What follows belongs to an exercise in optimizing a design on an open flow for small area; a production flow would make more cautious choices. Function was checked by simulation only, so behaviour that the tests miss may differ from the original. No activity file was given, so power comes from the tool's default toggle rates.

--- design/flow/config.mk ---
export PLATFORM = sky130hd
export DESIGN_NAME = top_processor
export DESIGN_NICKNAME = top_processor
export VERILOG_FILES = /design/flow/design.v
export SDC_FILE = /design/flow/constraint.sdc
export NUM_CORES = 4
export LEC_CHECK = 0
export CAP_MARGIN = 20
export CORE_MARGIN = 2
export CORE_UTILIZATION = 40
export SLEW_MARGIN = 20
--- design/flow/run.sh ---
#!/bin/bash
# synth_recipe.tcl (not shown) runs the flow's synth.tcl, then flattens the netlist and writes it again
# the make line also repeats each setting of config.mk as NAME=value (left out here)
make -C /OpenROAD-flow-scripts/flow DESIGN_CONFIG=/design/flow/config.mk WORK_HOME=/design/flow/orfs CLKGATE_MAP_FILE= SYNTH_SCRIPT=/design/flow/synth_recipe.tcl finish
--- design/flow/constraint.sdc ---
create_clock -name core_clock -period 10.0 [get_ports {clk}]
set_input_delay 2.0000 -clock core_clock [delete_from_list [all_inputs] [get_ports {clk}]]
set_output_delay 2.0000 -clock core_clock [all_outputs]
set_load 0.01 [all_outputs]
--- design/flow/design.v ---
module division_processor (
    input clk,
    input reset,
    input [15:0] data1,
    input [15:0] data2,
    input rdy,
    output reg [15:0] out,
    output reg out_rdy
);
reg [15:0] dividend;
reg [15:0] divisor;
reg [15:0] quotient;
reg [15:0] remainder;
reg [4:0] count;
reg [2:0] state;
parameter IDLE = 3'b000;
parameter INIT = 3'b001;
parameter DIVIDE = 3'b010;
parameter DONE = 3'b011;
always @(posedge clk) begin
    if (~reset) begin
        out <= 16'd0;
        out_rdy <= 1'b0;
        state <= IDLE;
        count <= 5'd0;
    end
    else begin
        case (state)
            IDLE: begin
                if (rdy) begin
                    dividend <= data1;
                    divisor <= data2;
                    quotient <= 16'd0;
                    remainder <= 16'd0;
                    count <= 5'd16;
                    state <= INIT;
                    out_rdy <= 1'b0;
                end
            end
            INIT: begin
                state <= DIVIDE;
            end
            DIVIDE: begin
                if (count > 0) begin
                    remainder <= remainder << 1;
                    remainder[0] <= dividend[15];
                    dividend <= dividend << 1;
                    if (remainder >= divisor) begin
                        remainder <= remainder - divisor;
                        quotient <= (quotient << 1) | 1'b1;
                    end
                    else begin
                        quotient <= quotient << 1;
                    end
                    count <= count - 1;
                end
                else begin
                    out <= quotient;
                    out_rdy <= 1'b1;
                    state <= DONE;
                end
            end
            DONE: begin
                out_rdy <= 1'b0;
                state <= IDLE;
            end
            default: state <= IDLE;
        endcase
    end
end
endmodule
module MULT (
    input clk,
    input reset,
    input [15:0] mul_p,
    input [15:0] mul_l,
    input mul_rdy,
    output reg [15:0] prod_out,
    output reg prod_out_rdy
);
reg [31:0] product;
reg [2:0] state;
parameter IDLE = 3'b000;
parameter COMPUTE = 3'b001;
parameter DONE = 3'b010;
always @(posedge clk) begin
    if (~reset) begin
        prod_out <= 16'd0;
        prod_out_rdy <= 1'b0;
        product <= 32'd0;
        state <= IDLE;
    end
    else begin
        case (state)
            IDLE: begin
                if (mul_rdy) begin
                    product <= mul_p * mul_l;
                    state <= COMPUTE;
                    prod_out_rdy <= 1'b0;
                end
            end
            COMPUTE: begin
                prod_out <= product[15:0];
                prod_out_rdy <= 1'b1;
                state <= DONE;
            end
            DONE: begin
                prod_out_rdy <= 1'b0;
                state <= IDLE;
            end
            default: state <= IDLE;
        endcase
    end
end
endmodule
module REG_BANK (clk, reset, imgmn, imgm1n, imgmn1, imgm1n1, img_rdy, out_img, out_rdy);
input clk;
input reset;
input [15:0] imgmn;
input [15:0] imgm1n;
input [15:0] imgmn1;
input [15:0] imgm1n1;
input img_rdy;
output [15:0] out_img;
output out_rdy;
wire [15:0] out_img;
reg out_rdy;
reg [15:0] out_img1;
assign out_img= imgmn;
always @(posedge clk)
begin
if (~reset)
begin
out_img1<=16'd0;
out_rdy<=1'b0;
end
else if (img_rdy)
begin 
out_img1<=imgmn;
out_rdy<= 1'b1;
end
else
begin
out_img1<=out_img1;
out_rdy<=1'b0;
end
end 
endmodule
module area_generator(clk, reset, top, bottom, left, right, data_rdy, Amn, Am1n, Am1n1, Amn1, out_rdy);
input clk;
input reset;
input [15:0] top;
input [15:0] bottom;
input [15:0] left;
input [15:0] right;
input data_rdy;
output [15:0] Amn;
output [15:0] Am1n;
output [15:0] Am1n1;
output [15:0] Amn1;
output out_rdy;
reg [15:0] t1;
reg [15:0] b1;
reg [15:0] l1;
reg [15:0] r1;
reg rdy;
wire [15:0] Amn;
wire [15:0] Am1n;
wire [15:0] Am1n1;
wire [15:0] Amn1;
wire out_rdy;
wire [15:0] lt;
wire [15:0] tr;
wire [15:0] rb;
wire [15:0] bl;
wire lt_rdy;
wire tr_rdy;
wire rb_rdy;
wire bl_rdy;
assign out_rdy=(lt_rdy && tr_rdy && rb_rdy && bl_rdy);
assign Amn=(out_rdy)?lt:16'd0;
assign Am1n=(out_rdy)?tr:16'd0;
assign Am1n1=(out_rdy)?rb:16'd0;
assign Amn1=(out_rdy)?bl:16'd0;
always @(posedge clk) 
begin
if(~reset)
begin
t1<=16'd0;
b1<=16'd0;
l1<=16'd0;
r1<=16'd0;
rdy<=1'd0;
end
else if(data_rdy)
begin
t1<=top;
b1<=bottom;
l1<=left;
r1<=right;
rdy<=1'b1;
end 
else
begin
t1<=t1;
b1<=b1;
l1<=l1;
r1<=r1;
rdy<=rdy;
end
end
MULT mult_inst1 (.clk(clk), .reset(reset), .mul_p(l1), .mul_l(t1), .mul_rdy(rdy), .prod_out(lt), .prod_out_rdy(lt_rdy));
MULT mult_inst2 (.clk(clk), .reset(reset), .mul_p(t1), .mul_l(r1), .mul_rdy(rdy), .prod_out(tr), .prod_out_rdy(tr_rdy));
MULT mult_inst3 (.clk(clk), .reset(reset), .mul_p(r1), .mul_l(b1), .mul_rdy(rdy), .prod_out(rb), .prod_out_rdy(rb_rdy));
MULT mult_inst4 (.clk(clk), .reset(reset), .mul_p(b1), .mul_l(l1), .mul_rdy(rdy), .prod_out(bl), .prod_out_rdy(bl_rdy));
endmodule
module EDGE_CATCH_AREA_TUNE (clk, reset, imgmn, imgm1n, imgmn1, imgm1n1,  Amn, Am1n,Amn1, Am1n1,  img_rdy, out_img, Amnf, Am1nf,Amn1f, Am1n1f, out_rdy);
input clk;
input reset;
input [15:0] imgmn;
input [15:0] imgm1n;
input [15:0] imgmn1;
input [15:0] imgm1n1;
input img_rdy;
input [15:0] Amn;
input [15:0] Am1n;
input [15:0] Amn1;
input [15:0] Am1n1;
output out_rdy;
output [15:0] out_img;
output [15:0] Amnf;
output [15:0] Am1nf;
output [15:0] Amn1f;
output [15:0] Am1n1f;
wire [15:0] Amnf;
wire [15:0] Am1nf;
wire [15:0] Amn1f;
wire [15:0] Am1n1f;
reg [15:0] out_img;
reg out_rdy;
wire [15:0] level_value;
assign level_value = (img_rdy & imgm1n > imgmn1 & imgm1n1 > imgmn) ? 16'd255 :(img_rdy & imgm1n < imgmn1 & imgm1n1 < imgmn) ? -16'd255 : 16'd0;
assign Amnf= (level_value>=0)?(Amn-(level_value*Amn)>>8): (level_value<=0)?(Am1n-(level_value*Am1n)>>8): 16'd0;
assign Am1nf= (level_value>=0)?(Am1n+(level_value*Am1n)>>8): (level_value<=0)?(Amn-(level_value*Amn)>>8): 16'd0;
assign Amn1f= (level_value>=0)?(Amn1): (level_value<=0)?(Amn1): 16'd0;
assign Am1n1f= (level_value>=0)?(Am1n1): (level_value<=0)?(Am1n1): 16'd0;
always @(posedge clk)
begin
if(~reset)
begin
out_img<=16'd0;
out_rdy<=1'b0;
end
else if(img_rdy)
begin
out_img<=imgmn;
out_rdy<=1'b1;
end
else 
begin
out_img<=out_img;
out_rdy<=1'b0;
end 
end
endmodule
module AP_design (clk, reset, start, sw, sh, tw, th, locx, locy, n_val, pixel_rdy, pixel_val, pixel_rdy11, pixel_val11, left_val, right_val, top_val, bttm_val);
input clk;
input reset;
input start;
input [15:0] sw;
input [15:0] sh;
input [15:0] tw;
input [15:0] th;
input [15:0] locx;
input [15:0] locy;
input [15:0] n_val;
output pixel_rdy;
output [15:0] pixel_val;
output pixel_rdy11;
output [15:0] pixel_val11;
output [15:0] left_val;
output [15:0] bttm_val;
output [15:0] top_val;
output [15:0] right_val;
wire [15:0] left_val;
wire [15:0] bttm_val;
wire [15:0] top_val;
wire [15:0] right_val;
wire pixel_rdy11;
wire [15:0] pixel_val11;
wire pixel_rdy;
wire [15:0] pixel_val;
reg [15:0] data1;
reg [15:0] data2;
reg rdy;
wire [15:0] out_data;
wire [15:0] sw_temp;
wire out_rdy;
reg [15:0] cnt_val1;
reg [15:0] cnt_val2;
reg rdy1, rdy2, rdy4;
wire [15:0] out_data4;
wire out_rdy4;
reg [15:0] cnt_val3;
reg [15:0] cnt_val4;
wire [15:0] out_data1;
wire out_rdy1;
wire pixel_rdy2;
assign left_val= (sw-1)*(tw-1);
assign right_val= (sw*th);
assign top_val=sw;
assign bttm_val=th;
assign pixel_val=(cnt_val2<=tw & cnt_val2>=16'd0)?out_data1:16'd0;
assign pixel_rdy=(cnt_val2<=tw & cnt_val2>16'd0)?out_rdy1:1'b0;
assign pixel_val11=(cnt_val4<=tw & cnt_val4>=16'd0)?out_data4:16'd0;
assign pixel_rdy11=(cnt_val4<=tw & cnt_val4>16'd0)?out_rdy4:1'b0;
assign pixel_rdy2=(cnt_val2==tw & pixel_rdy);
assign sw_temp=(start)?sw*100:16'd0;
always @(posedge clk)
begin
if(~reset)
begin
data1<=16'd0;
rdy<=1'b0;
end
else if (start)
begin
data1<=sw_temp;
data2<=tw;
rdy <=1'b1;
end
else
begin
data1<=data1;
data2<=data2;
rdy<=rdy;
end
end
always @ (posedge clk)
begin
if (~reset)
begin
cnt_val1<=16'd0;
cnt_val2<=16'd0;
rdy1<=1'b0;
rdy2<=1'b1;
end
else if(out_rdy)
begin
cnt_val1<=cnt_val1+(out_data);
cnt_val2<=cnt_val2+16'd1;
rdy1<=1'b1;
rdy2<=1'b0;
end 
else if (~out_rdy & out_rdy1 &cnt_val2<=tw)
begin
cnt_val1<=cnt_val1+(out_data);
cnt_val2<=cnt_val2+16'd1;
rdy1<=1'b1;
rdy2<=1'b0;
end
else if (out_rdy4)
begin
cnt_val1<=16'd0;
cnt_val2<=16'd0;
rdy1<=1'b1;
end
else 
begin
cnt_val1<=cnt_val1;
cnt_val2<=cnt_val2;
end
end
always @(posedge clk)
begin
if (~reset)
begin 
cnt_val3<=16'd0;
cnt_val4<=16'd0;
rdy4<=1'b0;
end
else if (pixel_rdy2)
begin
cnt_val3<=cnt_val3+(out_data);
cnt_val4<=cnt_val4+16'd1;
rdy4<=1'b1;
end
else if (pixel_rdy2 & cnt_val3<=tw & out_rdy4)
begin 
cnt_val3<=cnt_val3+(out_data);
cnt_val4<=cnt_val4+16'd1;
rdy4<=1'b1;
end
else if (out_rdy4)
begin
rdy4<=1'b0;
cnt_val3<=cnt_val3;
cnt_val4<=cnt_val4;
end
end
division_processor division_inst (.clk(clk), .reset(reset), .data1(data1), .data2(data2), .rdy(rdy & rdy2), .out(out_data), .out_rdy(out_rdy));
division_processor division_inst2 (.clk(clk), .reset(reset), .data1(cnt_val1), .data2(16'd100), .rdy(rdy1), .out(out_data1), .out_rdy(out_rdy1));
division_processor division_inst3 (.clk(clk), .reset(reset), .data1(cnt_val3), .data2(16'd100), .rdy(rdy4), .out(out_data4), .out_rdy(out_rdy4));
endmodule
module top_processor (clk, reset, imgmn, imgm1n, imgmn1, imgm1n1, img_rdy, sw_val, sh_val, tw_val, th_val, loc_x, loc_y, pixel_rdy, pixel_rdy_final, pixel_val, pixel_rdy11, pixel_val11, out_img);
input clk;
input reset;
input [15:0] imgmn;
input [15:0] imgm1n; 
input [15:0] imgmn1;
input [15:0] imgm1n1;
input [15:0]sw_val; 
input [15:0] sh_val; 
input [15:0] tw_val; 
input [15:0] th_val; 
input [15:0] loc_x; 
input [15:0] loc_y;
input img_rdy;
output pixel_rdy;
output pixel_rdy11;
output pixel_rdy_final;
output [15:0] pixel_val;
output [15:0] pixel_val11; 
output [15:0] out_img;
wire [15:0] out_img;
wire out_rdy;
wire [15:0] reg_out_img;
wire reg_out_rdy;
wire area_out_rdy;
wire [15:0] top;
wire [15:0] bottom;
wire [15:0] left;
wire [15:0] right;
wire [15:0] Amn;
wire [15:0] Am1n;
wire [15:0] Amn1;
wire [15:0] Am1n1;
wire [15:0] Amnf;
wire [15:0] Am1nf;
wire [15:0] Amn1f;
wire [15:0] Am1n1f;
wire pixel_rdy;
wire [15:0] pixel_val;
wire pixel_rdy11;
wire [15:0] pixel_val11;
reg [15:0] n_val;
reg data_rdy;
reg pixel_rdy_final;
always @(posedge clk)
begin
if (~reset)
begin
pixel_rdy_final<=1'b0;
n_val<=2;
data_rdy<=0;
end
else
pixel_rdy_final<=pixel_rdy;
data_rdy<=1;
end
REG_BANK inst_reg (.clk(clk), .reset(reset), .imgmn(imgmn), .imgm1n(imgm1n), .imgmn1(imgmn1), .imgm1n1(imgm1n1), .img_rdy(img_rdy), .out_img(reg_out_img), .out_rdy(reg_out_rdy));
AP_design inst_ap (.clk(clk), .reset(reset), .start(img_rdy), .sw(sw_val), .sh(sh_val),.tw(tw_val),.th(th_val), .locx(loc_x),.locy(loc_y), .n_val(n_val), .pixel_rdy(pixel_rdy), .pixel_val(pixel_val), .pixel_rdy11(pixel_rdy11), .pixel_val11(pixel_val11), .left_val(left), .right_val(right), .top_val(top), .bttm_val(bottom));
area_generator inst_area (.clk(clk), .reset(reset), .top(top), .bottom(bottom),  .left(left), .right(right), .data_rdy(data_rdy), .Amn (Amn), .Am1n (Am1n),.Am1n1 (Am1n1),.Amn1 (Amn1), .out_rdy(area_out_rdy));
EDGE_CATCH_AREA_TUNE inst_edge (.clk(clk), .reset(reset),  .imgmn(imgmn), .imgm1n(imgm1n), .imgmn1(imgmn1), .imgm1n1(imgm1n1), .Amn (Amn), .Am1n (Am1n),.Am1n1 (Am1n1),.Amn1 (Amn1), .img_rdy(img_rdy), .out_img(out_img),  .Amnf (Amnf), .Am1nf (Am1nf),.Amn1f (Amn1f), .Am1n1f (Am1n1f), .out_rdy(out_rdy));
endmodule
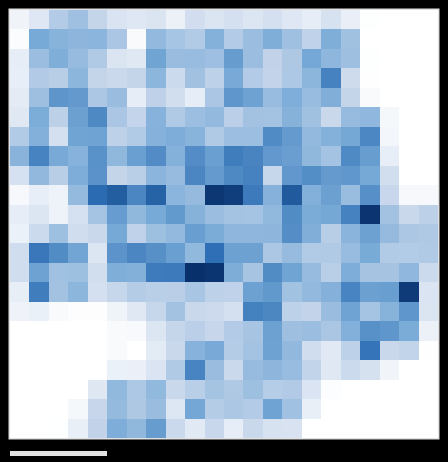
*Routed metal per tile*
The bar under the picture is 50 um long. The die is cut into 22 by 22 equal tiles; white is low, dark blue is high, scaled to the fullest tile. Values are wire area over tile area, all layers added.
The fullest tile reaches 0.41. The densest ninth of the die: middle. 20% of the tiles are over half the peak. The emptiest ninth of the die: bottom left.
Tot GR Track Use: 17.0%
DR vias: 13911

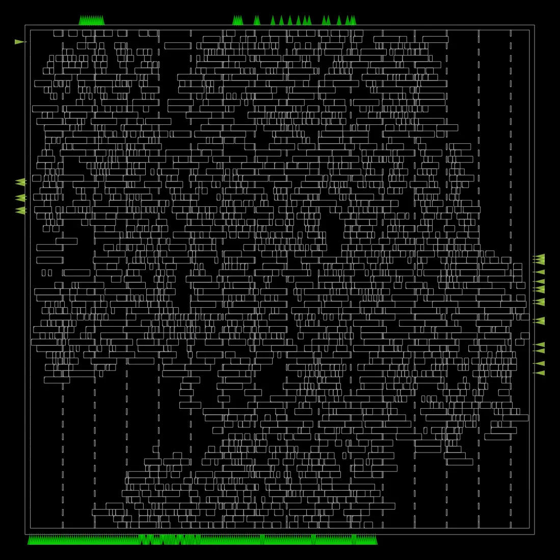
*Placement view*
Filler cells: 4374
tap cells: 607
fraction of area in registers: 39.9%

==> flow_summary.toml <==
[placement]
placed_area_mm2 = 0.0202
numPortBuffers = 99
dp.cells = 2564
place_congestion = 0.836

[die]
coreArea_mm2 = 0.0463
rows = 79
dieHeight_um = 220
ios = 214
start_util_pct = 40.3

[synthesis]
syn_avg_cell_area_um2 = 9.73
yosysWarnings = 7
synthesis.instances = 1915
synth_cell_types = 89
ys_seq_area_share_pct = 46.4
async_reset_ff_share_pct = 0

[final_layout]
stdcell_area_mm2 = 0.0217
syn_to_final_growth_pct = 16.5
drive_gt1_share_pct = 8.22
layout.nets = 2301
antennaDiodeCount = 0

[clock_network]
clock_path_buffers = 3
ctsHoldBuffers = 0
post_cts_buffers = 0
clk_latency_ns = 0.55
clkTransAtPathRegs_ns = 0.06
cts_tree = "built"
root_buffer = "clkbuf_16"

[setup_path]
startpoint = "tw_val[11]"
rr_startpoint = "inst_ap.division_inst.divisor[0]"
worstRegToRegCells = 10
start_kind = "input pin"
cp_slowest_cell = "a2111oi_2"

[sta]
hold_viol = 0
slew_viol_final = 0
timing.hold.ws_ns = 0.420
tightestPinTransition_ns = 0.982
rsz0062_at_grt = "no"
tns_ns = 0
period_share_pct = 71.3

[power_and_ir_drop]
powerDensity_mw_per_mm2 = 198
peakVddDrop_mv = 0.112
combPwrFrac_pct = 21.0
p_seq_share_pct = 42.0
p_leak_uw = 0.00833

[hold_path]
hold_path_class = "flip-flop to flip-flop"

[grt]
grt_first_pass_wirelength_um = 67200
grt_pass1_vias = 13708
antenna_found_initial = 0

[job]
max_cap_violations = 0

[outcome]
status = "complete, no violations"

[routing]
vias_per_cell = 5.27
dr.first_iter.drc_count = 739
wl_per_cell_um = 15.5
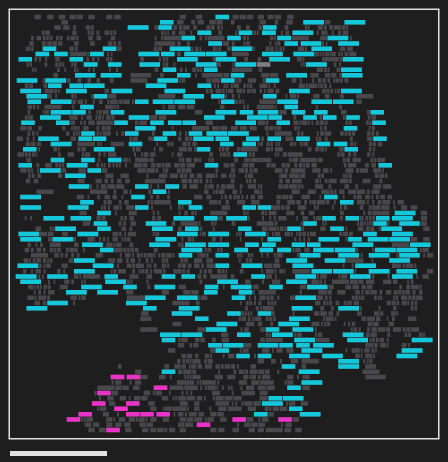
*Flops by top-level scope*
The bar under the picture is 50 um long. Other sequential cells in the stronger gray, the rest of the logic in the fainter gray.
inst_ap: marked cyan, placed flops 328, where widely spread. inst_edge: marked magenta, placed flops 16.
Layout Cells excl Fill: 2639
Die Area: 0.0483 mm2
post-layout util: 46.9%

==> final timing paths <==
| check | endpoint |
|---|---|
| max | pixel_rdy |
| min | inst_ap.division_inst.divisor[2] |
| max reg2reg | inst_ap.division_inst.remainder[3] |
| min reg2reg | inst_ap.division_inst.divisor[2] |
==> layer usage <==
layer	up-vias	GRT usage, %	routed length [um]
met5	-	0	0
met4	0	4.61	769
met3	57	3.11	1520
met2	181	28.5	19000
met1	6682	22.5	19500
li1	6991	-	-
==> power by group through the flow <==
stage	clock network (uW)	logic [uW]	registers (uW)
global route	1690	1020	1820
floorplan	0	682	1810
global placement	0	876	1820
CTS	1640	907	1800
finish	1590	901	1800
detailed placement	0	899	1830
==> placed cells by master (no fill, tap or decap), types with 23 or more instances in the layout <==
| cell | instances |
|---|---|
| nand2_1 | 202 |
| clkbuf_16 | 42 |
| clkdlybuf4s50_1 | 98 |
| ha_1 | 126 |
| xnor2_1 | 37 |
| nand3_1 | 37 |
| nand3b_1 | 30 |
| nor3_1 | 33 |
| xor2_1 | 23 |
| a21oi_1 | 170 |
| mux2i_1 | 45 |
| o21ai_0 | 66 |
| and2_1 | 60 |
| edfxtp_1 | 174 |
| nor2_1 | 158 |
| dfxtp_1 | 171 |
| mux2_2 | 42 |
| nor2b_1 | 41 |
| inv_1 | 114 |
==> critical path, delay by kind of cell <==
family,cells,cell delay [ns]
adders and majority gates,1,0.32
AOI/OAI and AO/OA,1,0.59
buffers and inverters,3,1.06
and+or+nand+nor,4,1.15
==> area by class of cell <==
class                           instances  area [um2]
Clock buffer                           54        1140
Clock inverter                         21         304
Fill cell                            4374       24600
Inverter                              117         442
Multi-Input combinational cell       1377        9280
Sequential cell                       345        8650
Tap cell                              607         759
Timing Repair Buffer                  118        1130
==> Yosys cell counts, types with 19 or more instances <==
cell | instances | area [um2]
nand2_1 | 202 | 758
edfxtp_1 | 174 | 5230
dfxtp_1 | 171 | 3420
a21oi_1 | 170 | 851
nor2_1 | 159 | 597
ha_1 | 127 | 1590
inv_1 | 115 | 432
o21ai_0 | 66 | 330
and2_1 | 60 | 375
clkbuf_1 | 59 | 221
mux2i_1 | 45 | 450
mux2_2 | 42 | 473
nor2b_1 | 41 | 257
nand3_1 | 37 | 185
xnor2_1 | 37 | 324
nor3_1 | 36 | 180
nand3b_1 | 30 | 225
xor2_1 | 23 | 201
a211oi_1 | 21 | 158
nor3b_1 | 19 | 143
==> metrics by stage <==
stage / setup WS, ns / total power [uW]
floorplan: 2.32 / 2490
global placement: 2.55 / 2700
detailed placement: 2.51 / 2730
CTS: 2.48 / 4350
global route: 2.64 / 4530
finish: 2.87 / 4290
==> cell families after synthesis <==
logic type	after synthesis	share of synthesized area (%)
adders and majority gates	138	9.71
buffers and inverters	193	4.05
muxes	87	4.96
AOI/OAI and AO/OA	396	12.9
and+or+nand+nor	696	19.1
xor gates and xnor gates	60	2.82
DFF	345	46.4

-- re-timing with driven ports --
No port has a modelled driver above. Below, the same layout with a new extraction and two added sets of constraints. Step 1 sets driving cells, clkbuf_16 on the clock port and buf_2 on the other inputs (assumed; they add their load-dependent delay and slew). Step 2 adds t to the input delays and takes it off the output delays; t is the mean of the earliest and latest rising clock arrival at the registers after step 1. Input paths then give back, and output paths get back, about the clock's delay inside the block. Three values: ideal ports, drivers, drivers and shift; two values: the first two.
t, ns: 0.597
setup WS [ns]: 2.872 / 2.837 / 2.837
slew at the worst register clock pin (ns): 0.06 / 0.06
worst slew at a driven data input, ns: 0.08
pins driven straight from the clock port: 1
After both steps this run still meets setup and hold. For this run, drivers alone change the setup slack by -0.035 ns; drivers and shift together by -0.035 ns.
